What follows belongs to an exercise in optimizing a design on an open flow for small area; a production flow would make more cautious choices. The RTL was checked by simulation tests, not by an equivalence proof against the original design. Power figures rest on the tool's default switching activity, not on a simulated workload.

===== flow/run.sh =====
#!/bin/bash
# synth_recipe.tcl (not shown) runs the flow's synth.tcl, then flattens the netlist and writes it again
# the make line also repeats each setting of config.mk as NAME=value (left out here)
make -C /OpenROAD-flow-scripts/flow DESIGN_CONFIG=/design/flow/config.mk WORK_HOME=/design/flow/orfs CLKGATE_MAP_FILE= SYNTH_SCRIPT=/design/flow/synth_recipe.tcl finish

===== flow/design.v =====
package common;
	parameter AXI_BURST_NUM = 16;  
	parameter XLEN = 64;
	parameter MXLEN = XLEN;
	parameter LINK_REG_ID = 1;
	parameter logic[63:0] PCINIT = 64'h00000000_80000000;
	typedef logic[127:0] u128;
	typedef logic[63:0] u64;
	typedef logic[43:0] u44;
	typedef logic[31:0] u32;
	typedef logic[19:0] u20;
	typedef logic[15:0] u16;
	typedef logic[14:0] u15;
	typedef logic[13:0] u14;
	typedef logic[12:0] u13;
	typedef logic[11:0] u12;
	typedef logic[10:0] u11;
	typedef logic[9:0]  u10;
	typedef logic[8:0]  u9;
	typedef logic[7:0]  u8;
	typedef logic[6:0]  u7;
	typedef logic[5:0]  u6;
	typedef logic[4:0]  u5;
	typedef logic[3:0]  u4;
	typedef logic[2:0]  u3;
	typedef logic[1:0]  u2;
	typedef logic 	    u1;
	typedef u5 creg_addr_t;
	typedef u8 strobe_t;
	typedef u12 csr_addr_t;
typedef int unsigned uint;
typedef logic     i1;
typedef logic[(2)-1:0]  i2;
typedef logic[(3)-1:0]  i3;
typedef logic[(4)-1:0]  i4;
typedef logic[(5)-1:0]  i5;
typedef logic[(6)-1:0]  i6;
typedef logic[(7)-1:0]  i7;
typedef logic[(8)-1:0]  i8;
typedef logic[(9)-1:0]  i9;
typedef logic[(16)-1:0] i16;
typedef logic[(19)-1:0] i19;
typedef logic[(26)-1:0] i26;
typedef logic[(32)-1:0] i32;
typedef logic[(33)-1:0] i33;
typedef logic[(34)-1:0] i34;
typedef logic[(35)-1:0] i35;
typedef logic[(36)-1:0] i36;
typedef logic[(37)-1:0] i37;
typedef logic[(38)-1:0] i38;
typedef logic[(39)-1:0] i39;
typedef logic[(40)-1:0] i40;
typedef logic[(41)-1:0] i41;
typedef logic[(42)-1:0] i42;
typedef logic[(64)-1:0] i64;
typedef logic[(65)-1:0] i65;
typedef logic[(66)-1:0] i66;
typedef logic[(67)-1:0] i67;
typedef logic[(68)-1:0] i68;
typedef i65 arith_t;
typedef i64 addr_t;
typedef i64 word_t;
typedef enum logic [3-1:0] {
    MSIZE1 = 3'b000,
    MSIZE2 = 3'b001,
    MSIZE4 = 3'b010,
    MSIZE8 = 3'b011
} msize_t;
typedef enum logic [8-1:0] {
    MLEN1  = 8'h00,
    MLEN2  = 8'h01,
    MLEN4  = 8'h03,
    MLEN8  = 8'h07,
    MLEN16 = 8'h0f,
    MLEN32 = 8'h1f,
    MLEN64 = 8'h3f,
    MLEN128 = 8'h7f,
    MLEN256 = 8'hff
} mlen_t;
parameter mlen_t AXI_BURST_LEN =AXI_BURST_NUM == 16 ? MLEN16 :
 							    AXI_BURST_NUM == 32 ? MLEN32 :
							    AXI_BURST_NUM == 64 ? MLEN64 :
							    AXI_BURST_NUM == 128 ? MLEN128 :
							    AXI_BURST_NUM == 256 ? MLEN256 : MLEN1;
typedef struct packed {
    logic    valid;      
    addr_t   addr;       
    msize_t  size;       
    strobe_t strobe;     
    word_t   data;       
} dbus_req_t;
typedef struct packed {
    logic  addr_ok;      
    logic  data_ok;      
    word_t data;         
} dbus_resp_t;
typedef struct packed {
    logic  valid;        
    addr_t addr;         
} ibus_req_t;
typedef struct packed {
    logic  addr_ok;      
    logic  data_ok;      
    u32 data;            
} ibus_resp_t;
typedef enum logic [2-1:0] {
    AXI_BURST_FIXED = '0,
    AXI_BURST_INCR,
    AXI_BURST_WRAP,
    AXI_BURST_RESERVED
} axi_burst_type_t;
typedef struct packed {
    logic    valid;      
    logic    is_write;   
    msize_t  size;       
    addr_t   addr;       
    strobe_t strobe;     
    word_t   data;       
    mlen_t   len;        
    axi_burst_type_t burst;
} cbus_req_t;
typedef struct packed {
    logic  ready;        
    logic  last;         
    word_t data;         
} cbus_resp_t;
typedef enum logic[5:0] {
	    UNKNOWN, NOP,
        ALUI, ALU, ALUW, ALUIW,
        LUI, JAL, BEQ, LD, SD, AUIPC, JALR, BZ, BNZ,
        CSR, CSRI, ECALL, MRET, SFENCE
    } decode_op_t;
    typedef enum logic [4:0] {
	    NOTALU,ADD,XOR,OR,AND,SUB,CPYB,EQL,SLT,
        SLTU,SLL,SRL,SRA,MULT,DIV,REM,DIVU,
        REMU, ALU_CSRC, ALU_CSRW, ALU_CSRS, ALU_CSRCI, ALU_CSRSI, ALU_CSRWI, ALU_ECALL, ALU_MRET,
        AUI, SLLW,SRLW,SRAW
    } alufunc_t;
typedef enum logic [2:0] {
	NOERROR, INSTR_MISALIGN, EDECODE, LOAD_MISALIGN, STORE_MISALIGN, PAGE_FAULT
} error_t;
typedef struct packed {
    csr_addr_t csrdst;
    word_t qcsr;
} csr_t;
    typedef struct packed {
        logic valid;
        u64 pc;
        u32 instr;  
        error_t error;
    } fetch_data_t;
    typedef struct packed {
        decode_op_t op;
        alufunc_t alufunc;
        u1 regwrite, memtoreg, memwrite;  
    } control_t;
    typedef struct packed {
        logic valid;
        u64 pc;
        u32 instr;
        u5 rega, regb;
        word_t srca, srcb; 
        logic [51:0] rd1;
        csr_addr_t csrdst;
        word_t csr;
        word_t store_data;
        control_t ctl;    
        creg_addr_t dst;  
        error_t error;
    } decode_data_t;
    typedef struct packed {
        logic valid;
        u64 pc;
        u32 instr;
        word_t result;
        word_t store_data;
        control_t ctl;
        creg_addr_t dst;
        word_t csrres;
        error_t error;
    } execute_data_t;
    typedef struct packed {
        logic valid;
        u64 pc;
        u32 instr;
        word_t result;
        word_t memaddr;
        control_t ctl;
        creg_addr_t dst;
        word_t csrres;
        error_t error;
    } memory_data_t;
    typedef struct packed {
        logic valid;
        u64 pc;
        u32 instr;
        word_t result;
        word_t memaddr;
        control_t ctl;
        creg_addr_t dst;
        word_t csrres;
        error_t error;
    } writeback_data_t;
    typedef enum logic [3:0] {
        IDLE,
        READ_L1, WAIT_L1,
        READ_L2, WAIT_L2,
        READ_L3, WAIT_L3,
        READ_DATA, WAIT_DATA,
        OUTPUT
    } mmu_state_t;
	typedef struct packed {
		reg sd;
		reg [MXLEN-2-36:0] wpri1;
		reg[1:0] sxl;
		reg[1:0] uxl;
		reg[8:0] wpri2;
		reg tsr;
		reg tw;
		reg tvm;
		reg mxr;
		reg sum;
		reg mprv;
		reg[1:0] xs;
		reg[1:0] fs;
		reg[1:0] mpp;
		reg[1:0] wpri3;
		reg spp;
		reg mpie;
		reg wpri4;
		reg spie;
		reg upie;
		reg mie;
		reg wpri5;
		reg sie;
		reg uie;
	} mstatus_t;
	typedef struct packed {
		u4 mode;
		u16 asid;
		u44 ppn;
	} satp_t;
	typedef struct packed {
		reg[63:0]
		mhartid,  
		mie,	  
		mip,	  
		mtvec;	  
		mstatus_t
		mstatus;  
		reg[63:0]
		mscratch,  
		mepc;	  
		satp_t satp;	  
		reg[63:0]
		mcause,   
		mcycle,   
		mtval;
	} csr_regs_t;
endpackage
package pipes;
    parameter F7_ADDI = 7'b0010011;
    parameter F3_ADDI = 3'b000;
    parameter F7_XORI = 7'b0010011;
    parameter F3_XORI = 3'b100;
    parameter F7_ORI = 7'b0010011;
    parameter F3_ORI = 3'b110;
    parameter F7_ANDI = 7'b0010011;
    parameter F3_ANDI = 3'b111;
    parameter F7_ADD = 7'b0110011;
    parameter F3_ADD = 3'b000;
    parameter F7_ADD_ = 7'b0000000;
    parameter F7_SUB = 7'b0110011;
    parameter F3_SUB = 3'b000;
    parameter F7_SUB_ = 7'b0100000;
    parameter F7_AND = 7'b0110011;
    parameter F3_AND = 3'b111;
    parameter F7_OR = 7'b0110011;
    parameter F3_OR = 3'b110;
    parameter F7_XOR = 7'b0110011;
    parameter F3_XOR = 3'b100;
    parameter F7_ADDIW = 7'b0011011;
    parameter F3_ADDIW = 3'b000;
    parameter F7_ADDW = 7'b0111011;
    parameter F3_ADDW = 3'b000;
    parameter F7_ADDW_ = 7'b0000000;
    parameter F7_SUBW = 7'b0111011;
    parameter F3_SUBW = 3'b000;
    parameter F7_SUBW_ = 7'b0100000;
    parameter F7_LD = 7'b0000011;
    parameter F3_LD = 3'b011;
    parameter F7_SD = 7'b0100011;
    parameter F3_SD = 3'b011;
    parameter F7_LB = 7'b0000011;
    parameter F3_LB = 3'b000;
    parameter F7_LH = 7'b0000011;
    parameter F3_LH = 3'b001;
    parameter F7_LW = 7'b0000011;
    parameter F3_LW = 3'b010;
    parameter F7_LBU = 7'b0000011;
    parameter F3_LBU = 3'b100;
    parameter F7_LHU = 7'b0000011;
    parameter F3_LHU = 3'b101;
    parameter F7_LWU = 7'b0000011;
    parameter F3_LWU = 3'b110;
    parameter F7_SB = 7'b0100011;
    parameter F3_SB = 3'b000;
    parameter F7_SH = 7'b0100011;
    parameter F3_SH = 3'b001;
    parameter F7_SW = 7'b0100011;
    parameter F3_SW = 3'b010;
    parameter F7_LUI = 7'b0110111;
    parameter F7_BEQ = 7'b1100011;
    parameter F3_BEQ = 3'b000;
    parameter F7_BNE = 7'b1100011;  
    parameter F3_BNE = 3'b001;
    parameter F7_BLT = 7'b1100011;
    parameter F3_BLT = 3'b100;
    parameter F7_BGE = 7'b1100011;
    parameter F3_BGE = 3'b101;
    parameter F7_BLTU = 7'b1100011;
    parameter F3_BLTU = 3'b110;
    parameter F7_BGEU = 7'b1100011;
    parameter F3_BGEU = 3'b111;
    parameter F7_SLTI = 7'b0010011;
    parameter F3_SLTI = 3'b010;
    parameter F7_SLTIU = 7'b0010011;
    parameter F3_SLTIU = 3'b011;
    parameter F7_SLLI = 7'b0010011;
    parameter F3_SLLI = 3'b001;
    parameter F7_SRLI = 7'b0010011;
    parameter F3_SRLI = 3'b101;
    parameter F7_SRAI = 7'b0010011;
    parameter F3_SRAI = 3'b101;
    parameter F7_SLL = 7'b0110011;
    parameter F3_SLL = 3'b001;
    parameter F7_SLT = 7'b0110011;
    parameter F3_SLT = 3'b010;
    parameter F7_SLTU = 7'b0110011;
    parameter F3_SLTU = 3'b011;
    parameter F7_SRL = 7'b0110011;
    parameter F3_SRL = 3'b101;
    parameter F7_SRL_ = 7'b0000000;
    parameter F7_SRA = 7'b0110011;
    parameter F3_SRA = 3'b101;
    parameter F7_SRA_ = 7'b0100000;
    parameter F7_SLLIW = 7'b0011011;
    parameter F3_SLLIW = 3'b001;
    parameter F7_SRLIW = 7'b0011011;
    parameter F3_SRLIW = 3'b101;
    parameter F7_SRAIW = 7'b0011011;
    parameter F3_SRAIW = 3'b101;
    parameter F7_SLLW = 7'b0111011;
    parameter F3_SLLW = 3'b001;
    parameter F7_SRLW = 7'b0111011;
    parameter F3_SRLW = 3'b101;
    parameter F7_SRLW_ = 7'b0000000;
    parameter F7_SRAW = 7'b0111011;
    parameter F3_SRAW = 3'b101;
    parameter F7_SRAW_ = 7'b0100000;
    parameter F7_AUIPC = 7'b0010111;
    parameter F7_JAL = 7'b1101111;
    parameter F7_JALR = 7'b1100111;
    parameter F7_CSRRW = 7'b1110011;
    parameter F3_CSRRW = 3'b001;
    parameter F7_CSRRS = 7'b1110011;
    parameter F3_CSRRS = 3'b010;
    parameter F7_CSRRC = 7'b1110011;
    parameter F3_CSRRC = 3'b011;
    parameter F7_CSRRWI = 7'b1110011;
    parameter F3_CSRRWI = 3'b101;
    parameter F7_CSRRCI = 7'b1110011;
    parameter F3_CSRRCI = 3'b111;
    parameter F7_CSRRSI = 7'b1110011;
    parameter F3_CSRRSI = 3'b110;
    parameter F3_MRET = 3'b000;
    parameter F7_MRET_ = 7'b0011000;
    parameter F7_ECALL_ = 7'b0000000;
endpackage
package csr_pkg;
	 parameter logic [11:0] CSR_MHARTID = 12'hf14;
  parameter logic [11:0] CSR_MIE = 12'h304;
  parameter logic [11:0] CSR_MIP = 12'h344;
  parameter logic [11:0] CSR_MTVEC = 12'h305;
  parameter logic [11:0] CSR_MSTATUS = 12'h300;
  parameter logic [11:0] CSR_MSCRATCH = 12'h340;
  parameter logic [11:0] CSR_MEPC = 12'h341;
  parameter logic [11:0] CSR_SATP = 12'h180;
  parameter logic [11:0] CSR_MCAUSE = 12'h342;
  parameter logic [11:0] CSR_MCYCLE = 12'hb00;
  parameter logic [11:0] CSR_MTVAL = 12'h343;
  parameter logic [11:0] CSR_PMPADDR0 = 12'h3b0;
  parameter logic [11:0] CSR_PMPCFG0 = 12'h3a0;
  parameter logic [11:0] CSR_MEDELEG = 12'h302;
  parameter logic [11:0] CSR_MIDELEG = 12'h303;
  parameter logic [11:0] CSR_STVEC = 12'h105;
  parameter logic [11:0] CSR_SSTATUS = 12'h100;
  parameter logic [11:0] CSR_SSCRATCH = 12'h140;
  parameter logic [11:0] CSR_SEPC = 12'h141;
  parameter logic [11:0] CSR_SCAUSE = 12'h142;
  parameter logic [11:0] CSR_STVAL = 12'h143;
  parameter logic [11:0] CSR_SIE = 12'h104;
  parameter logic [11:0] CSR_SIP = 12'h144;
  parameter logic [63:0] MSTATUS_MASK = 64'h7e79bb;
  parameter logic [63:0] SSTATUS_MASK = 64'h800000030001e000;
  parameter logic [63:0] MIP_MASK = 64'h333;
  parameter logic [63:0] MTVEC_MASK = ~(64'h2);
  parameter logic [63:0] MEDELEG_MASK = 64'h0;
  parameter logic [63:0] MIDELEG_MASK = 64'h0;
endpackage
module decoder (
    input common::u32 raw_instr,
    output common::control_t ctl,
    input common::error_t error
);
    common::u7 f7, f7_;
    common::u3 f3;
    assign f7 = raw_instr[6:0];
    assign f3 = raw_instr[14:12];
    assign f7_ = raw_instr[31:25];
    always_comb begin
        ctl = '0;
        if (error == common::INSTR_MISALIGN) begin
            ctl.op = common::UNKNOWN;
            ctl.alufunc = common::NOTALU;
        end
        case (f7)
            pipes::F7_ADDI: begin
                ctl.op = common::ALUI;
                ctl.regwrite = 1'b1;
                case (f3)
                    pipes::F3_ADDI: begin
                        ctl.alufunc = common::ADD;
                    end
                    pipes::F3_XORI: begin
                        ctl.alufunc = common::XOR;
                    end  
                    pipes::F3_ORI: begin
                        ctl.alufunc = common::OR;
                    end
                    pipes::F3_ANDI: begin
                        ctl.alufunc = common::AND;
                    end
                    pipes::F3_SLTI: begin
                        ctl.alufunc = common::SLT;
                    end
                    pipes::F3_SLTIU: begin
                        ctl.alufunc = common::SLTU;
                    end
                    pipes::F3_SLLI: begin
                        ctl.alufunc = common::SLL;
                    end
                    pipes::F3_SRLI: begin
                        ctl.alufunc = raw_instr[30] ? common::SRA : common::SRL;    
                    end
                    default: begin
                        ctl.alufunc = common::NOTALU;
                        ctl.regwrite = 1'b0;
                    end
                endcase
            end
            pipes::F7_ADD: begin
                ctl.op = common::ALU;
                ctl.regwrite = 1'b1;
                case (f3)
                    pipes::F3_ADD: begin
                        case (f7_)
                            pipes::F7_ADD_: begin
                                ctl.alufunc = common::ADD;              
                            end
                            pipes::F7_SUB_: begin
                                ctl.alufunc = common::SUB;
                            end
                            default: begin
                                ctl.alufunc = common::NOTALU;
                            end
                        endcase
                    end
                    pipes::F3_AND: begin
                        ctl.alufunc = common::AND;
                    end
                    pipes::F3_OR: begin
                        ctl.alufunc = common::OR;
                    end
                    pipes::F3_XOR: begin
                        ctl.alufunc = common::XOR;
                    end
                    pipes::F3_SLT: begin
                        ctl.alufunc = common::SLT;
                    end
                    pipes::F3_SLTU: begin
                        ctl.alufunc = common::SLTU;
                    end
                    pipes::F3_SLL: begin
                        ctl.alufunc = common::SLL;
                    end
                    pipes::F3_SRL: begin
                        case (f7_)
                            pipes::F7_SRL_: begin
                                ctl.alufunc = common::SRL;
                            end
                            pipes::F7_SRA_: begin
                                ctl.alufunc = common::SRA;
                            end
                            default: begin
                                ctl.alufunc = common::NOTALU;
                            end
                        endcase
                    end
                    default: begin
                        ctl.alufunc = common::NOTALU;
                    end
                endcase
            end
            pipes::F7_ADDIW: begin
                ctl.op = common::ALUIW;
                ctl.regwrite = 1'b1;
                case (f3)
                    pipes::F3_ADDIW: begin
                        ctl.alufunc = common::ADD;
                    end
                    pipes::F3_SLLIW: begin
                        ctl.alufunc = common::SLLW;
                    end
                    pipes::F3_SRLIW: begin
                        ctl.alufunc = raw_instr[30] ? common::SRAW : common::SRLW;    
                    end
                    default: begin
                        ctl.alufunc = common::NOTALU;
                    end
                endcase
            end
            pipes::F7_ADDW: begin
                ctl.op = common::ALUW;
                ctl.regwrite = 1'b1;
                case (f3)
                    pipes::F3_ADDW:
                    case (f7_)
                        pipes::F7_ADDW_: begin
                            ctl.alufunc = common::ADD;
                        end
                        pipes::F7_SUBW_: begin
                            ctl.alufunc = common::SUB;
                        end
                        default: begin
                            ctl.alufunc = common::NOTALU;
                        end
                    endcase
                    pipes::F3_SLLW: begin
                        ctl.alufunc = common::SLLW;
                    end
                    pipes::F3_SRLW: begin
                        case (f7_)
                            pipes::F7_SRLW_: begin
                                ctl.alufunc = common::SRLW;
                            end
                            pipes::F7_SRAW_: begin
                                ctl.alufunc = common::SRAW;
                            end
                            default: begin
                                ctl.alufunc = common::NOTALU;
                            end
                        endcase
                    end
                    default: begin
                        ctl.alufunc = common::NOTALU;
                    end
                endcase
            end
            pipes::F7_LD: begin
                ctl.op = common::LD;
                ctl.regwrite = 1'b1;
                ctl.memtoreg = 1'b1;
                ctl.alufunc = common::ADD;
            end
            pipes::F7_SD: begin
                ctl.op = common::SD;
                ctl.regwrite = 1'b0;
                ctl.memwrite = 1'b1;
                ctl.alufunc = common::ADD;
            end
            pipes::F7_LUI: begin
                ctl.op = common::LUI;
                ctl.regwrite = 1'b1;
                ctl.alufunc = common::CPYB;
            end
            pipes::F7_BEQ: begin
                ctl.regwrite = 1'b0;
                ctl.op = f3[0] ? common::BNZ : common::BZ;
                case (f3[2:1])  
                    2'b00: begin
                        ctl.alufunc = common::EQL;
                    end
                    2'b10: begin
                        ctl.alufunc = common::SLT;
                    end
                    2'b11: begin
                        ctl.alufunc = common::SLTU;
                    end
                    default: begin
                        ctl.alufunc = common::NOTALU;
                    end
                endcase  
            end
            pipes::F7_AUIPC: begin
                ctl.op = common::AUIPC;
                ctl.regwrite = 1'b1;
                ctl.alufunc = common::AUI;
            end
            pipes::F7_JAL: begin
                ctl.op = common::JAL;
                ctl.regwrite = 1'b1;
                ctl.alufunc = common::ADD;
            end
            pipes::F7_JALR: begin
                ctl.op = common::JALR;
                ctl.regwrite = 1'b1;
                ctl.alufunc = common::ADD;
            end
            pipes::F7_CSRRC: begin
                ctl.regwrite = 1'b1;
                case(f3)
                    pipes::F3_CSRRC: begin
                        ctl.op = common::CSR;
                        ctl.alufunc = common::ALU_CSRC;
                    end
                    pipes::F3_CSRRCI: begin
                        ctl.op = common::CSRI;
                        ctl.alufunc = common::ALU_CSRCI;
                    end
                    pipes::F3_CSRRS: begin
                        ctl.op = common::CSR;
                        ctl.alufunc = common::ALU_CSRS;
                    end
                    pipes::F3_CSRRSI: begin
                        ctl.op = common::CSRI;
                        ctl.alufunc = common::ALU_CSRSI;
                    end
                    pipes::F3_CSRRW: begin
                        ctl.op = common::CSR;
                        ctl.alufunc = common::ALU_CSRW;
                    end
                    pipes::F3_CSRRWI: begin
                        ctl.op = common::CSRI;
                        ctl.alufunc = common::ALU_CSRWI;
                    end
                    pipes::F3_MRET: begin
                        ctl.regwrite = 1'b0;
                        case(f7_)
                            pipes::F7_MRET_: begin
                                ctl.op = common::MRET;
                                ctl.alufunc = common::ALU_MRET;
                            end
                            pipes::F7_ECALL_: begin
                                ctl.op = common::ECALL;
                                ctl.alufunc = common::ALU_ECALL;
                            end
                            default: begin
                                ctl.op = common::UNKNOWN;
                                ctl.alufunc = common::NOTALU;
                            end
                        endcase
                    end
                    default: begin
                        ctl.op = common::UNKNOWN;
                        ctl.alufunc = common::NOTALU;
                    end
                endcase
            end
            default: begin
                ctl.op = common::UNKNOWN;
                ctl.alufunc = common::NOTALU;
                ctl.regwrite = 1'b0;
            end
        endcase
    end
endmodule
module immediate (
    input  common::word_t    scrb, scra,
    input  common::control_t ctl,
    input  common::u32    instr,
    output common::word_t temp1, temp2,
    output logic bubble,
    input logic bubble1, bubble2, bubble3,
    input common::word_t csrdata
);
    always_comb begin
        temp1 = scra;
        temp2 = scrb;
        case (ctl.op)
            common::ALUW: begin
                bubble = bubble1 | bubble2;
            end
            common::ALU: begin
                bubble = bubble1 | bubble2;
            end
            common::ALUI, common::ALUIW, common::LD: begin
                temp2 = {{52{instr[31]}}, instr[31:20]};
                bubble = bubble1;
            end
            common::LUI: begin
                temp2 = {{32{instr[31]}}, instr[31:12], 12'b0};
                bubble = bubble1;
            end
            common::SD: begin
                temp2 = {{52{instr[31]}}, instr[31:25], instr[11:7]};
                bubble = bubble1 | bubble2;
            end
            common::AUIPC: begin
                temp2 = {{32{instr[31]}}, instr[31:12], 12'b0};
                bubble = 0;
            end
            common::JAL: begin
                bubble = 0;
            end
            common::JALR: begin
                bubble = bubble1;
            end
            common::CSR: begin
                temp2 = csrdata;
                bubble = bubble1;
            end
            common::CSRI: begin
                temp1 = csrdata;
                temp2 = {59'b0, instr[19:15]};
                bubble = bubble3;
            end
            default: begin
                bubble = bubble1 | bubble2;
            end
        endcase 
    end
endmodule
module decode (
    input common::u1 clk, reset,
    input common::fetch_data_t dataF,
    output common::decode_data_t dataD,
    output common::creg_addr_t ra1, ra2,
    input common::word_t rd1, rd2,
    input common::ibus_req_t ireq,
    input common::ibus_resp_t iresp,
    output logic stalld,
    input logic stallm,
    input common::u5 dstD, dstE, dstM, dstW,
    input common::dbus_resp_t dresp,
    input common::u1 branch,
    output common::csr_addr_t csraddr,
    input common::word_t csrdata,
    input common::csr_addr_t csrD, csrE, csrM, csrW,
    input common::u1 iscsrD, iscsrE, iscsrM, iscsrW
);
    common::control_t ctl;
    decoder decoder (
        .raw_instr(dataF.instr),
        .ctl(ctl),
        .error(dataF.error)
    );
    logic iscsr;
    assign iscsr = (ctl.op == common::CSR || ctl.op == common::CSRI);
    assign ra1 = dataF.instr[19:15];
    assign ra2 = dataF.instr[24:20];
    assign csraddr = dataF.instr[31:20];
    common::word_t temp1, temp2;
    logic bubble, bubble1, bubble2;
    assign bubble1 = ra1 != 0 && (ra1 == dstD || ra1 == dstE || ra1 == dstM);
    assign bubble2 = ra2 != 0 && (ra2 == dstD || ra2 == dstE || ra2 == dstM);
    immediate immediate(
        .scra(rd1),
        .scrb(rd2),
        .ctl(ctl),
        .instr(dataF.instr),
        .temp1,
        .temp2,
        .bubble,
        .bubble1,
        .bubble2,
        .bubble3(iscsr && (csraddr == csrD || csraddr == csrE || csraddr == csrM)),
        .csrdata
    );
    assign stalld = bubble;
            assign dataD.pc = dataF.pc;
            assign dataD.instr = dataF.instr;
            assign dataD.valid = ~stalld & ~stallm & dataF.valid;
            assign dataD.ctl = ctl;
            assign dataD.dst = dataF.instr[11:7];
            assign dataD.srca = temp1;
            assign dataD.srcb = temp2;
            assign dataD.rega = ra1;
            assign dataD.regb = ra2;
            assign dataD.store_data = rd2;
            assign dataD.csr = temp2;
            assign dataD.csrdst = dataF.instr[31:20];
            assign dataD.rd1 = '0;
            assign dataD.error  = dataF.error != common::NOERROR ? dataF.error :
                           ctl.op == common::UNKNOWN ? common::EDECODE : common::NOERROR;
endmodule
module fetch (
    input common::u1 clk, reset,
    input common::u64 pcplus4,
    output common::u64 pc_selected,
    output common::fetch_data_t dataF,
    input common::u32 raw_instr,
    input common::u64 pc,
    input common::ibus_resp_t iresp,
    input common::dbus_resp_t dresp,
    input logic stalld, stalle, stallm,
    input common::u1 branch,
    input common::u64 jump,
    input logic flushall, error, is_ecall,
    input common::u64 csrpc, errpc
);
    assign pc_selected = branch ? jump :
                         pcplus4;
            assign dataF.pc = pc;
            assign dataF.instr = raw_instr;
            assign dataF.valid = ~stalld & ~stallm & iresp.data_ok;
            assign dataF.error = pc[1:0] == 'b00 ? common::NOERROR : common::INSTR_MISALIGN;
endmodule
module alu (
	input common::u1 clk, reset,
	input common::word_t srca, srcb,
	input common::alufunc_t alufunc,
	output common::word_t result,
	output common::word_t csrres,
	input common::u1 choose,
	input common::u64 pc
);
	always_comb begin
        result = 0;
		csrres = 0;
        case (alufunc)
			common::ALU_CSRC: begin result = srcb; csrres = srcb & ~srca; end
			common::ALU_CSRS: begin result = srcb; csrres = srcb | srca; end
			common::ALU_CSRW: begin result = srcb; csrres = srca; end
			common::ALU_CSRCI: begin result = srca; csrres = srca & ~srcb; end
			common::ALU_CSRSI: begin result = srca; csrres = srca | srcb; end
			common::ALU_CSRWI: begin result = srca; csrres = srcb; end
			common::ADD: result = srca + srcb;
			common::SUB: result = srca - srcb;
			common::AND: result = srca & srcb;
			common::OR:  result = srca | srcb;
			common::XOR: result = srca ^ srcb;
			common::CPYB: result = srcb;
			common::AUI: result = pc + srcb;
			common::EQL: result = {63'b0, (srca == srcb)};
			common::SLT: result = $signed(srca) < $signed(srcb) ? 1 : 0;
            common::SLTU: result = {63'b0, $unsigned(srca) < $unsigned(srcb)};
			common::SLL: result = srca << srcb[5:0];
			common::SRL: result = $unsigned(srca) >> srcb[5:0];
			common::SRA: result = $signed(srca) >>> srcb[5:0];
			common::SLLW: result = srca << srcb[4:0];
			common::SRLW: result[31:0] = $unsigned(srca[31:0]) >> srcb[4:0];
			common::SRAW: result[31:0] = $signed(srca[31:0]) >>> srcb[4:0];
            default: result = 0;
        endcase
        if(choose) begin
			result = {{32{result[31]}}, result[31:0]};	
		end
    end
endmodule
module execute (
    input  common::u1 clk, reset,
    input  common::decode_data_t dataD,
    output common::execute_data_t dataE,
    input logic stallf, stalld, stalle, stallm,
    output common::u1 branch,
    output common::u64 jump,
    input logic iscsrD, iscsrE, iscsrM, iscsrW,
    input logic flushall, error, is_ecall, interrupt,
    input common::u64 csrpc, ecallpc, errpc
);
    common::word_t result, csrresult;
    alu alu_inst(
        .clk(clk),
        .reset(reset),
        .srca(dataD.srca),
        .srcb(dataD.srcb),
        .alufunc(dataD.ctl.alufunc),
        .result(result),
        .csrres(csrresult),
        .choose(dataD.ctl.op == common::ALUW || dataD.ctl.op == common::ALUIW),
        .pc(dataD.pc)
    );
    assign branch = (dataD.ctl.op == common::CSR || dataD.ctl.op == common::CSRI || dataD.ctl.op == common::MRET || dataD.ctl.op == common::ECALL) || ((dataD.ctl.op == common::BZ && result == 1) || (dataD.ctl.op == common::BNZ && result == 0) || dataD.ctl.op == common::JAL || dataD.ctl.op == common::JALR);
    assign jump =   dataD.ctl.op == common::JAL                  ? dataD.pc + {{44{dataD.instr[31]}}, dataD.instr[19:12], dataD.instr[20], dataD.instr[30:21], 1'b0}
                  : dataD.ctl.op == common::JALR                 ? (dataD.srca + {{52{dataD.instr[31]}}, dataD.instr[31:20]}) & (~1)
                  : (dataD.ctl.op == common::BZ && result == 1)  ? dataD.pc + {{52{dataD.instr[31]}}, dataD.instr[7], dataD.instr[30:25], dataD.instr[11:8], 1'b0}
                  : (dataD.ctl.op == common::BNZ && result == 0) ? dataD.pc + {{52{dataD.instr[31]}}, dataD.instr[7], dataD.instr[30:25], dataD.instr[11:8], 1'b0}
                  : dataD.ctl.op == common::MRET                 ? csrpc 
                  : dataD.ctl.op == common::ECALL                ? ecallpc  
                  :                                        dataD.pc + 4;
    logic misalign;
    assign misalign = (dataD.instr[13:12] == 2'b00 ? 0 
                   : dataD.instr[13:12] == 2'b01 ? result[0] != 'b0
                   : dataD.instr[13:12] == 2'b10 ? result[1:0] != 'b00
                   :                               result[2:0] != 'b000) && (dataD.ctl.op == common::LD || dataD.ctl.op == common::SD);
            assign dataE.result = (dataD.ctl.op == common::JAL || dataD.ctl.op == common::JALR) ? dataD.pc + 4 : result;
            assign dataE.ctl.op = dataD.ctl.op;
            assign dataE.ctl.alufunc = dataD.ctl.alufunc;
            assign dataE.ctl.regwrite = dataD.ctl.regwrite;
            assign dataE.ctl.memtoreg = dataD.ctl.memtoreg;
            assign dataE.ctl.memwrite = dataD.ctl.memwrite;
            assign dataE.dst = dataD.dst; 
            assign dataE.pc = dataD.pc;
            assign dataE.instr = dataD.instr;
            assign dataE.valid = ~stallm & dataD.valid;
            assign dataE.store_data = dataD.store_data;
            assign dataE.csrres = csrresult;
            assign dataE.error = dataD.error != common::NOERROR ? dataD.error :
                                 misalign ? (dataD.ctl.op == common::LD ? common::LOAD_MISALIGN : (dataD.ctl.op == common::SD ? common::STORE_MISALIGN : common::NOERROR)) : 
                                 common::NOERROR;
endmodule
module memory (
    input  logic clk, reset, 
    input  common::execute_data_t dataE,
    output common::memory_data_t dataM,
    output common::dbus_req_t dreq,
    input common::dbus_resp_t dresp,
    input common::satp_t satp,
    input common::u2 mode,
    input logic flushall, error, is_ecall
);
    common::msize_t size;
    common::strobe_t strobe;
    logic load, store;
    common::addr_t addr;
    assign addr = dataE.result;
    logic req_active;
    logic new_request;
    assign load = dataE.ctl.op == common::LD;
    assign store = dataE.ctl.op == common::SD;
    assign new_request = (load | store) & dataE.valid;
    always_ff @(posedge clk) begin
        if (reset) begin
            req_active <= 1'b0;
        end else begin
            if (dresp.data_ok) begin
                req_active <= 1'b0;
            end else if (new_request && !req_active) begin
                req_active <= 1'b1;
            end
        end
    end
    common::u64 in, off;
    assign in = dataE.store_data;
    assign off = {58'b0, addr[2:0], 3'b0};
    assign dreq.valid = req_active || new_request;
    assign dreq.addr = addr;
    assign dreq.size = size;
    assign dreq.strobe = store ? strobe << addr[2:0] : 0;
    assign dreq.data = in << off;
    always_comb case (dataE.instr[13:12])
        2'b00: begin size = common::MSIZE1; strobe = 8'b00000001; end  
        2'b01: begin size = common::MSIZE2; strobe = 8'b00000011; end  
        2'b10: begin size = common::MSIZE4; strobe = 8'b00001111; end  
        2'b11: begin size = common::MSIZE8; strobe = 8'b11111111; end  
    endcase
    common::u64 out, data;
    assign data = dresp.data >> off;
    always_comb case (dataE.instr[14:12])
        3'b000: out = {{56{data[7]}}, data[7:0]};  
        3'b001: out = {{48{data[15]}}, data[15:0]};  
        3'b010: out = {{32{data[31]}}, data[31:0]};  
        3'b011: out = data;  
        3'b100: out = {{56'b0}, data[7:0]};  
        3'b101: out = {{48'b0}, data[15:0]};  
        3'b110: out = {{32'b0}, data[31:0]};  
        3'b111: out = 0;  
    endcase
            assign dataM.result = (load | store) ? out : dataE.result;
            assign dataM.ctl = dataE.ctl;
            assign dataM.dst = dataE.dst;
            assign dataM.csrres = dataE.csrres;
            assign dataM.pc = dataE.pc;
            assign dataM.instr = dataE.instr;
            assign dataM.valid = ~(dreq.valid && ~dresp.data_ok) & dataE.valid;
            assign dataM.memaddr = (load | store) ? dataE.result : dataE.csrres;
            assign dataM.error   = dataE.error != common::NOERROR ? dataE.error :
                        common::NOERROR;
endmodule
module writeback (
    input  logic clk, reset, 
    input common::memory_data_t dataM,
    output common::writeback_data_t dataW,
    input logic wvalid,
    output logic [31:0][63:0] regs,
    output logic [31:0][63:0] regs_nxt
);
    common::creg_addr_t wa;
    common::word_t wd;
    assign wa = dataM.dst;
    assign wd = dataM.result;
    always_ff @(posedge clk) begin
		regs_nxt <= regs;
		regs_nxt[0] <= '0;
	end
	assign regs[0] = regs_nxt[0];
	for (genvar i = 1; i < 32; i++)
		always_comb
			regs[i] = (i == wa && wvalid) ? wd : regs_nxt[i];
            assign dataW.result = dataM.result;
            assign dataW.ctl = dataM.ctl;
            assign dataW.dst = dataM.dst;
            assign dataW.csrres = dataM.csrres;
            assign dataW.pc = dataM.pc;
            assign dataW.instr = dataM.instr;
            assign dataW.valid = dataM.valid;
            assign dataW.memaddr = dataM.memaddr;
            assign dataW.error = dataM.error;
endmodule
module pipeline_reg (
        input logic clk, reset,
        input logic flushF, stallf, stalld, stalle, stallm, stall, stallpc, stall_raw,
        input common::ibus_req_t ireq,
        input common::ibus_resp_t iresp,
        input common::dbus_req_t dreq,
        input common::dbus_resp_t dresp,
        input common::fetch_data_t dataF_nxt,
        output common::fetch_data_t dataF,
        input common::decode_data_t dataD_nxt,
        output common::decode_data_t dataD,
        input common::execute_data_t dataE_nxt,
        output common::execute_data_t dataE,
        input common::memory_data_t dataM_nxt,
        output common::memory_data_t dataM,
        input common::writeback_data_t dataW_nxt,
        output common::writeback_data_t dataW,
        input common::u1 branch,
        input common::u1 branch_enable,
        input logic flushall, error
    );
    always_ff @(posedge clk) begin
        if (reset) begin
            dataF <= '0;
        end 
        else if(stalld | stallm) begin
            dataF <= dataF;
        end
        else if(branch) begin
            dataF <= '0;
        end
        else begin
            dataF <= dataF_nxt;
        end
    end
    always_ff @(posedge clk) begin
        if (reset) begin
            dataD <= '0;
        end 
        else if(stalld) begin
            dataD <= '0;
        end
        else if(stallm) begin
            dataD <= dataD;
        end
        else if(branch) begin
            dataD <= '0;
        end
        else begin
            dataD <= dataD_nxt;
        end
    end
    always_ff @(posedge clk) begin
        if (reset) begin
            dataE <= '0;
        end 
        else if(stallm) begin
            dataE <= dataE;
        end
        else if(branch) begin
            dataE <= '0;
        end
        else begin
            dataE <= dataE_nxt;
        end
    end
    always_ff @(posedge clk) begin
        if (reset) begin
            dataM <= '0;
        end 
        else if(stallm) begin
            dataM <= dataM;
        end
        else begin
            dataM <= dataM_nxt;
        end
    end
    always_ff @(posedge clk) begin
        if (reset) begin
            dataW <= '0;
        end 
        else begin
            dataW <= dataW_nxt;
        end
    end
endmodule
module regfile (
	input logic clk, reset,
	input common::creg_addr_t ra1, ra2,
	output common::word_t rd1, rd2,
	input logic [31:0][63:0] regs
);
	assign rd1 = (ra1 != 0) ? regs[ra1] : 0;
	assign rd2 = (ra2 != 0) ? regs[ra2] : 0;
endmodule
module csrfile (
	input logic clk, reset,
    input common::u12 csr_ra,
    output common::word_t csr_out,
    input logic csr_wen,
    input common::u12 csr_wa,
    input common::word_t csrresult,
	input common::execute_data_t dataW,
	output logic flushall,
	output common::u64 csrpc,
	input logic trint, swint, exint,
	output logic error, is_ecall, interrupt,
	output common::u2 mode, mode_nxt,
	output common::csr_regs_t csrs_o, csrs_nxt_o
);
common::csr_regs_t csrs, csrs_nxt;
common::word_t csr_wd;
assign csrs_o = csrs;
assign csrs_nxt_o = csrs_nxt;
assign error = dataW.error != common::NOERROR;
assign is_ecall = dataW.ctl.op == common::ECALL;
assign interrupt = (mode != 2'd3 || csrs.mstatus.mie) && ((trint && csrs.mie[7] && csrs.mip[7]) || (swint && csrs.mie[3] && csrs.mip[3]) || (exint & csrs.mie[11] & csrs.mip[11]));
always_comb begin
	case(csr_ra)
		csr_pkg::CSR_MIE: begin csr_out = csrs_nxt.mie; end
		csr_pkg::CSR_MIP: begin csr_out = csrs_nxt.mip; end
		csr_pkg::CSR_MTVEC: begin csr_out = csrs_nxt.mtvec; end
		csr_pkg::CSR_MSTATUS: begin csr_out = csrs_nxt.mstatus; end
		csr_pkg::CSR_MSCRATCH: begin csr_out = csrs_nxt.mscratch; end
		csr_pkg::CSR_MEPC: begin csr_out = csrs_nxt.mepc; end
		csr_pkg::CSR_SATP: begin csr_out = csrs_nxt.satp; end
		csr_pkg::CSR_MCAUSE: begin csr_out = csrs_nxt.mcause; end
		csr_pkg::CSR_MCYCLE: begin csr_out = csrs_nxt.mcycle; end
		csr_pkg::CSR_MTVAL: begin csr_out = csrs_nxt.mtval; end
		csr_pkg::CSR_SSTATUS: begin csr_out = csrs_nxt.mstatus & csr_pkg::SSTATUS_MASK; end
		default: csr_out = '0;
	endcase
end
assign flushall = dataW.ctl.op == common::MRET;
always_comb begin
	csrpc = '0;
	csr_wd = csrresult;
	mode_nxt = mode;
	csrs_nxt = csrs;
	csrs_nxt.mcycle = csrs.mcycle + 1;
	if((dataW.valid && (is_ecall))) begin
		csrs_nxt.mepc = dataW.pc;
		csrs_nxt.mcause[63:0] = 64'b0;
		case(dataW.error)
			common::INSTR_MISALIGN: csrs_nxt.mcause[62:0] = 63'd0;
			common::EDECODE: csrs_nxt.mcause[62:0] = 63'd2;
			common::LOAD_MISALIGN: csrs_nxt.mcause[62:0] = 63'd4;
			common::STORE_MISALIGN: csrs_nxt.mcause[62:0] = 63'd6;
			default: begin
				if(mode == 2'b0) csrs_nxt.mcause[62:0] = 63'd8;
				else if(mode == 2'd3) csrs_nxt.mcause[62:0] = 63'd11;
			end
		endcase
		csrs_nxt.mstatus.mpie = csrs.mstatus.mie;
		csrs_nxt.mstatus.mie = '0;
		csrs_nxt.mstatus.mpp = mode;
	 	mode_nxt = 2'd3;
	end
	else if (dataW.valid && interrupt) begin
		mode_nxt = 2'd3;
        csrs_nxt.mepc = dataW.pc;
        csrs_nxt.mcause[62:0] = 63'b0;
        csrs_nxt.mcause[63] = 1'b1;
        if (trint) csrs_nxt.mcause[62:0] = 63'd7;
        else if (swint) csrs_nxt.mcause[62:0] = 63'd3;
        else if (exint) csrs_nxt.mcause[62:0] = 63'd11;
        csrs_nxt.mstatus.mpie = csrs.mstatus.mie;
        csrs_nxt.mstatus.mie = '0;
        csrs_nxt.mstatus.mpp = mode;
	end	
	else if (csr_wen) begin
		csr_wd = csrresult;
		case(csr_wa)
			csr_pkg::CSR_MIE: csrs_nxt.mie = csr_wd;
			csr_pkg::CSR_MIP: csrs_nxt.mip = csr_wd & csr_pkg::MIP_MASK;
			csr_pkg::CSR_MTVEC: csrs_nxt.mtvec = csr_wd & csr_pkg::MTVEC_MASK;
			csr_pkg::CSR_MSTATUS: csrs_nxt.mstatus = csr_wd & csr_pkg::MSTATUS_MASK;
			csr_pkg::CSR_MSCRATCH: csrs_nxt.mscratch = csr_wd;
			csr_pkg::CSR_MEPC: csrs_nxt.mepc = csr_wd;
			csr_pkg::CSR_SATP: csrs_nxt.satp = csr_wd;
			csr_pkg::CSR_MCAUSE: csrs_nxt.mcause = csr_wd;
			csr_pkg::CSR_MCYCLE: csrs_nxt.mcycle = csr_wd;
			csr_pkg::CSR_MTVAL: csrs_nxt.mtval = csr_wd;
			csr_pkg::CSR_SSTATUS: csrs_nxt.mstatus = csr_wd & csr_pkg::SSTATUS_MASK;
			default: ;
		endcase
	end
	else if (dataW.valid && flushall) begin
		csrs_nxt.mstatus.mie = csrs.mstatus.mpie;
		csrs_nxt.mstatus.mpie = 1'b1;
		mode_nxt = csrs.mstatus.mpp;
		csrs_nxt.mstatus.mpp = 2'b0;
		csrs_nxt.mstatus.xs = '0;
	end
	else begin
	end
end
always_ff @(posedge clk) begin
	if (reset) begin
		csrs <= '0;
		mode <= 2'd3;
		csrs.mcause[1] <= 1'b1;
        csrs.mepc[31]  <= 1'b1;
	end else begin
		csrs <= csrs_nxt;
		mode <= mode_nxt;
	end
end
endmodule
module core (
	input logic clk, reset,
	output common::satp_t satp,
	output common::u2 mode,
	output common::ibus_req_t  ireq,
	input  common::ibus_resp_t iresp,
	output common::dbus_req_t  dreq,
	input  common::dbus_resp_t dresp,
	input logic trint, swint, exint
);
	common::u1 stallpc, stallf, stalld, stalle, stallm, stall_raw, stall, need_nop;
	assign satp.mode = 4'b1000;
	assign satp.asid = 16'b0;
	assign satp.ppn = csrs.satp.ppn;
	assign mode = mode_nxt_c;
	assign stallm = dreq.valid && ~dresp.data_ok;
	assign stallf = 1'b0;
	assign stalle = 1'b0;
	assign stall = 1'b0;
	assign stall_raw = 1'b0;
	common::u1 csr_error, csr_is_ecall, csr_interrupt;
	common::u2 mode_c, mode_nxt_c;
	common::csr_regs_t csrs, csrs_nxt;
	logic [31:0][63:0] regs_w, regs_nxt_w;
	common::u64 pc, pc_nxt;
	common::u1 branch;
	common::u64 jump;
	common::u1 branch_enable;
	common::u64 branch_target; 
	assign stallpc = ireq.valid && ~iresp.data_ok;
	always_ff @( posedge clk ) begin
		if(reset) begin
			pc <= 64'h8000_0000;
		end 
		else if(stallpc | stallm | stalld) begin
			pc <= pc;
		end
		else begin
			pc <= pc_nxt;
		end
	end
	always_ff @(posedge clk) begin
		if(reset) begin
			jump <= '0;
		end else if(branch | stallm) begin
			jump <= jump;
		end else if((!stallpc && !stalld && !stallm) || branch == '0) begin
			jump <= branch_target;
		end
	end
	always_ff @(posedge clk) begin
		if(reset) begin
			branch <= '0;
		end else if(stallm) begin
			branch <= branch;
		end
		else if((!stallpc && !stalld && !stallm) || branch == '0) begin
			branch <= branch_enable;
		end
	end
	common::u1 cur_error;
	always_ff @(posedge clk) begin
		if(reset) begin
			cur_error <= '0;
		end else if(stallm) begin
			cur_error <= cur_error;
		end
		else if((!stallpc && !stalld && !stallm) || cur_error == '0) begin
			cur_error <= csr_error;
		end
	end
	assign ireq.valid = 1'b1;
	assign ireq.addr = pc;
	common::u32 raw_instr;
	assign raw_instr = iresp.data;
	common::fetch_data_t dataF, dataF_nxt;
	common::decode_data_t dataD, dataD_nxt;
	common::execute_data_t dataE, dataE_nxt;
	common::memory_data_t dataM, dataM_nxt;
	common::writeback_data_t dataW, dataW_nxt;
	common::creg_addr_t ra1, ra2;
	common::word_t rd1, rd2;
	common::csr_addr_t csraddr;
	common::word_t csrdata;
	common::u1 flushF, stop;
	assign flushF = ireq.valid & ~iresp.data_ok;
	common::u5 dstD, dstE, dstM, dstW;
	assign dstD = (dataD.ctl.regwrite && dataD.valid) ? dataD.dst : 0;
	assign dstE = (dataE.ctl.regwrite && dataE.valid) ? dataE.dst : 0;
	assign dstM = (dataM.ctl.regwrite && dataM.valid) ? dataM.dst : 0;
	assign dstW = (dataW.ctl.regwrite && dataW.valid) ? dataW.dst : 0;
	logic flushall;
	common::u64 csrpc;
	pipeline_reg pipeline_reg (
		.clk, .reset, 
		.flushF,
		.stallf, .stalld, .stalle, .stallm, .stall, .stallpc, .stall_raw,
		.ireq, .iresp, .dreq, .dresp,
		.dataF_nxt, .dataF,
		.dataD_nxt, .dataD,
		.dataE_nxt, .dataE,
		.dataM_nxt, .dataM,
		.dataW_nxt, .dataW,
		.branch,
		.branch_enable,
		.flushall,
		.error(cur_error)
	);	
	regfile regfile(
		.clk, .reset,
		.ra1,
		.ra2,
		.rd1,
		.rd2,
		.regs(regs_w)
	);
	fetch fetch (
		.clk, .reset,
		.pcplus4(pc + 4),
		.pc_selected(pc_nxt),
		.dataF(dataF_nxt),
		.raw_instr(raw_instr),
		.pc(pc),
		.iresp,
		.dresp,
		.stalld, .stalle, .stallm,
		.branch,
		.jump,
		.flushall,
		.error(csr_error),
		.is_ecall(csr_is_ecall),
		.csrpc(csrs_nxt.mepc),
		.errpc(csrs_nxt.mtvec)
	);
	decode decode (
		.clk, .reset,
		.dataF,
		.dataD(dataD_nxt),
		.ra1, .ra2, .rd1, .rd2,
		.ireq,
		.iresp, 
		.stalld, .stallm,
		.dstD, .dstE, .dstM, .dstW,
		.dresp,
		.branch,
		.csraddr,
		.csrdata,
		.csrD(((dataD.ctl.op == common::CSR || dataD.ctl.op == common::CSRI) && dataD.valid) ? dataD.instr[31:20] : 0),
		.csrE(((dataE.ctl.op == common::CSR || dataE.ctl.op == common::CSRI) && dataE.valid) ? dataE.instr[31:20] : 0),
		.csrM(((dataM.ctl.op == common::CSR || dataM.ctl.op == common::CSRI) && dataM.valid) ? dataM.instr[31:20] : 0),
		.csrW(((dataW.ctl.op == common::CSR || dataW.ctl.op == common::CSRI) && dataW.valid) ? dataW.instr[31:20] : 0),
		.iscsrD((dataD.ctl.op == common::CSR || dataD.ctl.op == common::CSRI) && dataD.valid),
		.iscsrE((dataE.ctl.op == common::CSR || dataE.ctl.op == common::CSRI) && dataE.valid),
		.iscsrM((dataM.ctl.op == common::CSR || dataM.ctl.op == common::CSRI) && dataM.valid),
		.iscsrW((dataW.ctl.op == common::CSR || dataW.ctl.op == common::CSRI) && dataW.valid)
	);
	execute execute(
		.clk, .reset,
		.dataD, 
		.dataE(dataE_nxt),
		.stallf, .stalld, .stalle, .stallm,
		.branch(branch_enable),
		.jump(branch_target),
		.iscsrD((dataD.ctl.op == common::CSR || dataD.ctl.op == common::CSRI) && dataD.valid),
		.iscsrE((dataE.ctl.op == common::CSR || dataE.ctl.op == common::CSRI) && dataE.valid),
		.iscsrM((dataM.ctl.op == common::CSR || dataM.ctl.op == common::CSRI) && dataM.valid),
		.iscsrW((dataW.ctl.op == common::CSR || dataW.ctl.op == common::CSRI) && dataW.valid),
		.flushall,
		.error(csr_error),
		.is_ecall(csr_is_ecall),
		.interrupt(csr_interrupt),
		.csrpc(csrs_nxt.mepc),
		.ecallpc(csrs_nxt.mtvec),
		.errpc(csrs_nxt.mtvec)
	);
	memory memory(
		.clk, .reset,
		.dataE, 
		.dataM(dataM_nxt),
		.dreq,
		.dresp,
		.satp(csrs.satp),
		.mode(mode_c),
		.flushall,
		.error(csr_error),
		.is_ecall(csr_is_ecall)
	);
	writeback writeback(
		.clk, .reset,
		.dataM, 
		.dataW(dataW_nxt),
		.wvalid(dataM.ctl.regwrite),
		.regs(regs_w),
		.regs_nxt(regs_nxt_w)
	);
	csrfile csrfile(
		.clk, .reset,
		.csr_ra(csraddr),
		.csr_out(csrdata),
		.csr_wen(dataW.ctl.op == common::CSR || dataW.ctl.op == common::CSRI),
		.csr_wa(dataW.instr[31:20]),
		.csrresult(dataW.memaddr),
		.dataW(dataE),
		.flushall,
		.csrpc,
		.trint, .swint, .exint,
		.error(csr_error), .is_ecall(csr_is_ecall), .interrupt(csr_interrupt),
		.mode(mode_c), .mode_nxt(mode_nxt_c), .csrs_o(csrs), .csrs_nxt_o(csrs_nxt)
	);
endmodule
module DBusToCBus (
    input  common::dbus_req_t  dreq,
    output common::dbus_resp_t dresp,
    output common::cbus_req_t  dcreq,
    input  common::cbus_resp_t dcresp
);
    assign dcreq.valid    =  dreq.valid;
    assign dcreq.is_write = |dreq.strobe;
    assign dcreq.size     =  dreq.size;
    assign dcreq.addr     =  dreq.addr;
    assign dcreq.strobe   =  dreq.strobe;
    assign dcreq.data     =  dreq.data;
    assign dcreq.len      =  common::MLEN1;
	assign dcreq.burst = common::AXI_BURST_FIXED;
    logic okay;
    assign okay = dcresp.ready && dcresp.last;
    assign dresp.addr_ok = okay;
    assign dresp.data_ok = okay;
    assign dresp.data    = dcresp.data;
endmodule
module IBusToCBus (
    input  common::ibus_req_t  ireq,
    output common::ibus_resp_t iresp,
    output common::cbus_req_t  icreq,
    input  common::cbus_resp_t icresp
);
    common::dbus_resp_t dresp;
    DBusToCBus inst(
        .dreq({ireq, common::MSIZE4, 8'b0, 64'b0}),
        .dresp(dresp),
        .dcreq(icreq),
        .dcresp(icresp)
    );
    assign iresp = {dresp.addr_ok, dresp.data_ok, ireq.addr[2] ? dresp.data[63:32] : dresp.data[31:0]};
endmodule
module CBusArbiter (
    input logic clk, reset,
    input common::satp_t satp,
    input common::u2 mode,
    input  common::cbus_req_t  ireq0, ireq1,
    output common::cbus_resp_t iresp0, iresp1,
    output common::cbus_req_t  oreq,
    input  common::cbus_resp_t oresp
);
    logic busy;
    logic index, select;
    common::cbus_req_t selected_req;
    common::u1 mmu_ok;
    assign mmu_ok = 1'b1;
    assign oreq = busy ? (index ? ireq1 : ireq0) : '0;   
    assign selected_req = select ? ireq1 : ireq0;
    always_comb begin
        select = 1'b0;
        if (!ireq0.valid && ireq1.valid)
            select = 1'b1;
    end
    always_comb begin
        iresp0 = '0;
        iresp1 = '0;
        if (busy && (mmu_ok || mode == 2'd3)) begin
            if (index == 1'b0) iresp0 = oresp;
            if (index == 1'b1) iresp1 = oresp;
        end
    end
    always_ff @(posedge clk)
    if (~reset) begin
        if (busy) begin
            if (oresp.last)
                busy <= 1'b0;
        end else begin
            busy <= selected_req.valid;
            index <= select;
        end
    end else begin
        {busy, index} <= '0;
    end
endmodule
module cpu_top (
    input  logic        clk,
    input  logic        reset,
    output logic        bus_valid,
    output logic        bus_is_write,
    output logic [2:0]  bus_size,
    output logic [63:0] bus_addr,
    output logic [7:0]  bus_strobe,
    output logic [63:0] bus_wdata,
    output logic [7:0]  bus_len,
    output logic [1:0]  bus_burst,
    input  logic        bus_ready,
    input  logic        bus_last,
    input  logic [63:0] bus_rdata
);
  common::cbus_req_t  oreq;
  common::cbus_resp_t oresp;
  common::ibus_req_t  ireq;
  common::ibus_resp_t iresp;
  common::dbus_req_t  dreq;
  common::dbus_resp_t dresp;
  common::cbus_req_t  icreq, dcreq;
  common::cbus_resp_t icresp, dcresp;
  common::satp_t satp;
  common::u2 mode;
  core core (
      .clk, .reset, .satp, .mode, .ireq, .iresp, .dreq, .dresp,
      .trint(1'b0), .swint(1'b0), .exint(1'b0)
  );
  IBusToCBus icvt (.ireq, .iresp, .icreq, .icresp);
  DBusToCBus dcvt (.dreq, .dresp, .dcreq, .dcresp);
  CBusArbiter mux (
      .clk, .reset, .satp, .mode,
      .ireq0(dcreq), .ireq1(icreq),
      .iresp0(dcresp), .iresp1(icresp),
      .oreq, .oresp
  );
  assign bus_valid    = oreq.valid;
  assign bus_is_write = oreq.is_write;
  assign bus_size     = oreq.size;
  assign bus_addr     = oreq.addr;
  assign bus_strobe   = oreq.strobe;
  assign bus_wdata    = oreq.data;
  assign bus_len      = oreq.len;
  assign bus_burst    = oreq.burst;
  assign oresp.ready  = bus_ready;
  assign oresp.last   = bus_last;
  assign oresp.data   = bus_rdata;
endmodule

===== flow/config.mk =====
export PLATFORM = sky130hd
export DESIGN_NAME = cpu_top
export DESIGN_NICKNAME = cpu_top
export VERILOG_FILES = /design/flow/design.v
export SDC_FILE = /design/flow/constraint.sdc
export NUM_CORES = 8
export LEC_CHECK = 0
export CAP_MARGIN = 20
export CORE_MARGIN = 2
export CORE_UTILIZATION = 30
export SLEW_MARGIN = 20

===== flow/constraint.sdc =====
create_clock -name core_clock -period 12.0 [get_ports {clk}]
set_input_delay 2.4000 -clock core_clock [delete_from_list [all_inputs] [get_ports {clk}]]
set_output_delay 2.4000 -clock core_clock [all_outputs]
set_load 0.01 [all_outputs]

==> flow_summary.ini <==
[power]
p_clk_share_pct = 47.2
power_uw = 28420
ir_drop_mv = 0.1274
p_per_area_nw_per_um2 = 113.3
p_switching_uw = 7919
p_leak_uw = 0.1042
swShare_pct = 27.87
p_int_uw = 20500
p_comb_share_pct = 9.4
pwr-share-seq_pct = 43.4

[worst_setup_path]
worstPathRequired_ps = 12850
critical_path.endpoint_type = register
start_kind = register
reg2reg_depth = 22
critPathMaxFanout = 33
arrival_ps = 10850
crit_type = reg -> reg

[final_layout]
synthToLayoutAreaGrowth_pct = 14.01
multi_input_area_sq_um = 132000
register_area_sq_um = 73570
finalNetCount = 24630
layout.cells.non_filler = 34390
drive_above_1_share_pct = 15.12

[grt]
grt_pass1_wl_um = 1827000
first_global_vias = 194600
grt_max_degree = 224
antenna_found_initial = 191
overflow = 0

[placed_design]
dpl.cell_count = 33460
pre_cts_slack_ps = 2618
dp_hpwl_um = 1033000
place.gp.congestion = 1.098

[logic_synthesis]
synth-seq-cells = 3670
synthTopCellsByArea = dfxtp_1 33%, mux2i_1 12%, mux4_2 11%
synth_ff_type = dfxtp_1
synth_most_common_cell = dfxtp_1
netlist.area_leader.share_pct = 33.38
ys_seq_area_share_pct = 33.38
synth-edff-count = 0
synth_common_cells = 3670 x dfxtp_1, 2721 x mux2i_1, 2279 x nor2_1
avgSynthCellArea_sq_um = 8.951
syn_area_sq_um = 220100
synth.distinct_cells = 102
synthCells = 24590
ys_warn_count = 13
yosys.area.top_type = dfxtp_1
async_flop_share_pct = 0

[timing]
tns_ps = 0
period_share_pct = 83.38
fin_ws_ps = 1994
slew_viol_final = 0
fmax_mhz = 99.94
rsz0062_at_grt = no
period_needed_ps = 10010
hold_viol_final = 0
final-setup-viol-count = 0
fin_skew_ps = 100.7
slew_headroom_pct = 8.091
worst_slew_pin_slew_ps = 1379

[clock_tree]
cts_root_buf = clkbuf_16
cts_resized = 0
cts-buffers-inserted = 409
insertion_delay_ps = 1100
htreeDepth = 5
post_cts_buffers = 0
ctsHoldBuffers = 0
cts_buffer_depth = 4
cts_tree = built
clkTransAtPathRegs_ps = 70
clock_sinks = 3670

[drt]
drt_iter0_markers = 33350
dr.pass1.iters = 10
vias_per_cell = 6.204
antenna_left = 0
drc_errors = 0

[worst_hold_path]
hold_path_class = reg -> reg
hold_depth = 2

[floorplanning]
coreArea_sq_um = 731100
start_util_pct = 30.10
die_x_um = 860.5
dieHeight_um = 860.5
dieArea_sq_um = 740500

[flow_run]
drv_cap = 0

[outcome]
outcome = finished clean
[cell type report]
class	instances	share of cell area (%)
Clock inverter	165	0.8343
Multi-Input combinational cell	16630	52.60
Tap cell	9796	4.885
Clock buffer	579	4.725
Inverter	2117	3.170
Sequential cell	3670	29.32
Antenna cell	180	0.1795
Timing Repair Buffer	1255	4.285
[flip-flops by register name, summed over array words and instances (netlist names), 81 cells and up]
signal                   flops
core.csrfile.csrs          640
core.pipeline_reg.dataD    295
core.pipeline_reg.dataE    286
core.pipeline_reg.dataF     98
core.pipeline_reg.dataM    152
core.pipeline_reg.dataW     81
core.writeback.regs_nxt   1984
[power by group through the flow]
stage	clock (uW)	combinational (uW)	sequential, uW
after CTS	13500	2530	12300
after global placement	0	2540	12600
after floorplan	0	1270	12500
final	13400	2680	12300
after detailed placement	0	2520	12600
after global routing	13900	2660	12300
[critical path: stages, from the launching register on]
cell and delay (ps):
dfxtp_4 490, inv_4 200, buf_4 440, buf_4 680, ha_1 420, or4_1 420
nor4_1 840, nand4_1 470, nor3_1 720, a211o_1 200, a221o_1 360, a31oi_1 110
buf_4 230, mux2i_1 320, or4b_1 670, nor4_1 590, nand4_1 480, nor4b_4 500
buf_4 320, buf_4 490, a211oi_1 170, a211oi_1 320, a2111oi_2 120
[routing by layer]
| metal | wire length, um | global-route usage, % | share of wire (%) | vias to the layer above |
|---|---|---|---|---|
| met5 | 403 | 0 | 0.029 | - |
| met4 | 145300 | 30.51 | 10 | 62 |
| met3 | 159900 | 11.22 | 11 | 3457 |
| met2 | 544700 | 49.15 | 39 | 14600 |
| met1 | 541400 | 45.63 | 39 | 107500 |
| li1 | - | - | - | 87780 |
[per-stage QoR]
| stage | area [sq um] | hold slack [ps] | utilization, % |
|---|---|---|---|
| after floorplan | 220100 | 425.4 | - |
| after global placement | 235600 | 437.3 | 32.23 |
| after detailed placement | 236200 | 443.5 | 32.30 |
| after CTS | 250100 | 447.0 | 34.21 |
| after global routing | 250600 | 470.7 | 34.28 |
| final | 250900 | 454.2 | 34.32 |
[worst paths after layout]
path	from	endpoint	slack, ps
min	core.pipeline_reg.dataE[57]	core.pipeline_reg.dataM[140]	450
min reg2reg	core.pipeline_reg.dataE[57]	core.pipeline_reg.dataM[140]	450
max reg2reg	core.pipeline_reg.dataD[214]	core.jump[63]	1990
max	core.pipeline_reg.dataD[214]	core.jump[63]	1990
[cells by family (layout without fill, tap and decap cells)]
logic type      count (synthesis)  count (layout)  synth area share [%]
other cells                     1             191              0.001704
simple gates                 5887            5887                 12.21
compound gates               5618            5618                 16.89
xor+xnor                      385             385                 1.532
mux                          4244            4244                 25.73
fa+ha+maj                     482             482                 2.761
buf+inv                      4301            4116                 7.498
flops                        3670            3670                 33.38
[cells in the final DEF, fill, tap and decap left out, drive strengths merged, types with 358 or more instances in the layout]
cell type and instances:
a22oi 358, dfxtp 3670, buf 1049, nor2 2280
inv 2127, a21oi 1639, mux2i 2721, mux4 1086
a211oi 396, nand2 1541, clkbuf 580, ha 476
mux2 437, o21ai 976
Figure 1. Cell placement.
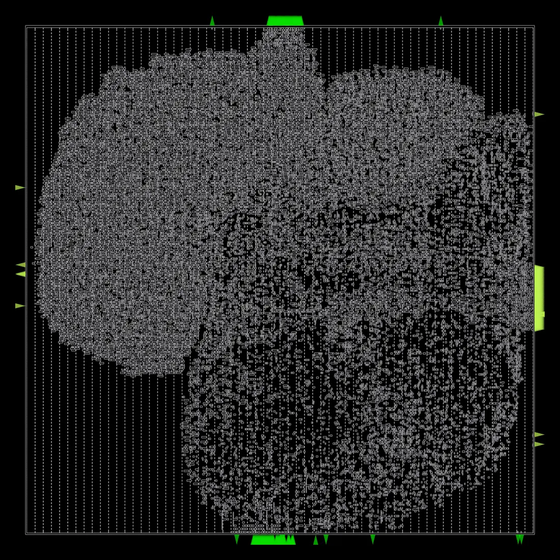
fillers: 75060
Seq Cell Count: 3670
Std-Cell Rows: 314
final core utilization: 34.32%

Figure 2. Port wiring.
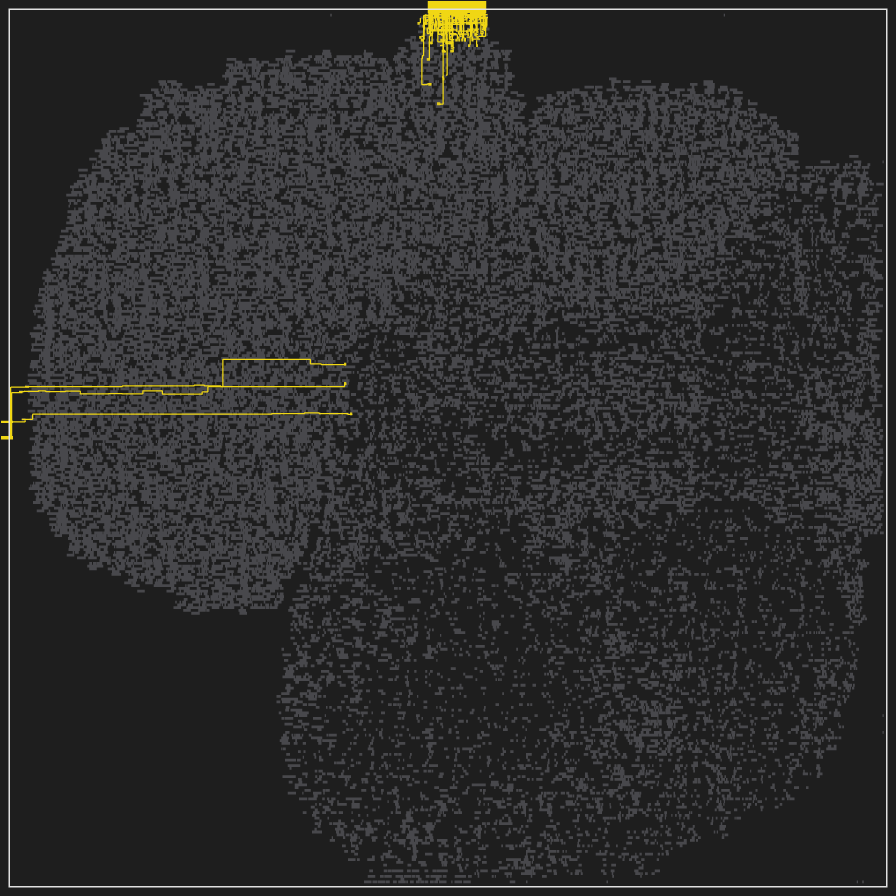
`bus_wdata`: shown in yellow, direction output, end cells 64, buffers 64, wire 3220 um.
Port Buffers: 207
I/O Pins: 219

Figure 3. Signal wires on met2.
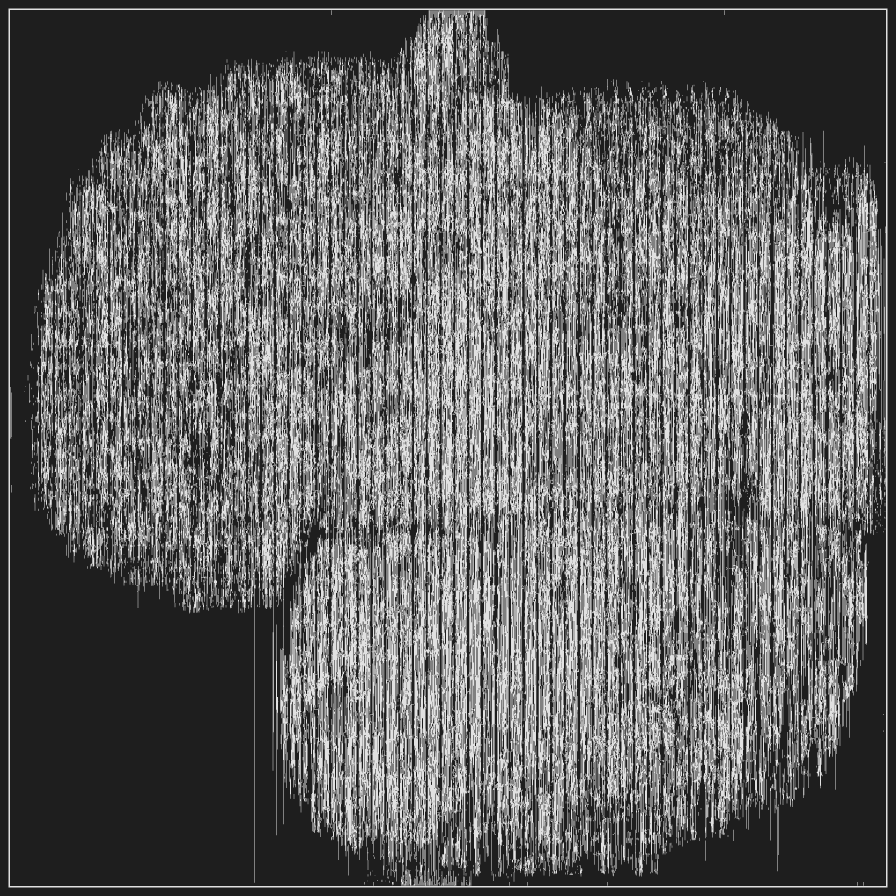
The wires run mostly vertical. The longest straight run is 300 um. The layer carries 545 mm of wire.
Total Wirelength: 1392000 um
met2 Use GR: 49.15%
Vias: 213400

Figure 4. Wiring by layer.
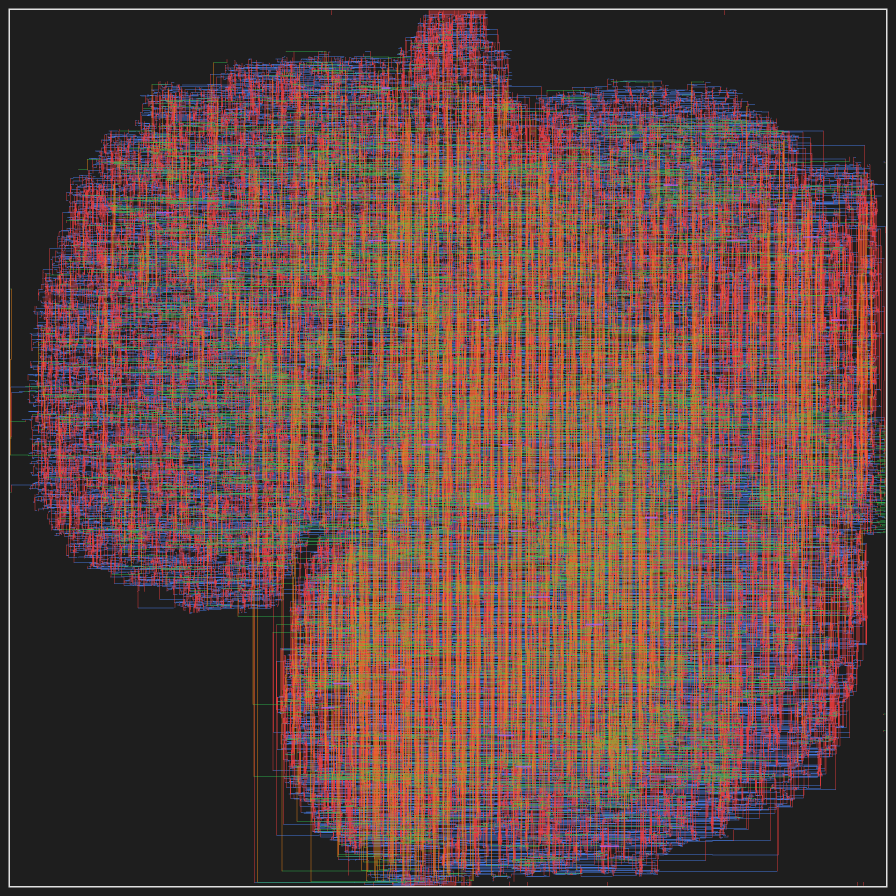
metal 1: shown in blue, wire length 541 mm. metal 3: shown in green, wire length 160 mm. metal 4: shown in orange, wire length 145 mm. metal 5: shown in purple, wire length 403 um. metal 2: shown in red, wire length 545 mm.
Total Routing Usage GR: 35.94%
WL per Instance: 40.47 um

==> what the ideal ports hide <==
The flow's constraints put no driver on any port. The routed layout listed below was extracted and timed again, unchanged, in two steps. Step 1: set_driving_cell puts a clkbuf_16 on clk and a buf_2 on each other input, an assumption about the parent block. Step 2 times the ports against the registers' clock, not the clock port: input delays grow and output delays shrink by t, the midpoint of the rising clock arrivals with the driver on. Three values: ideal ports, drivers, drivers and shift; two values: the first two.
shift t [ns]: 1.178
setup WS [ns]: 1.994 / 1.994 / 1.994
worst hold slack (ns): 0.454 / 0.454 / 0.454
worst setup path at the end: register to register
worst slew at a driven data input, ns: 0.36
After both steps setup and hold are still met in this run. The setup slack of this run moves by 0.000 ns with the drivers and by 0.000 ns with both steps.
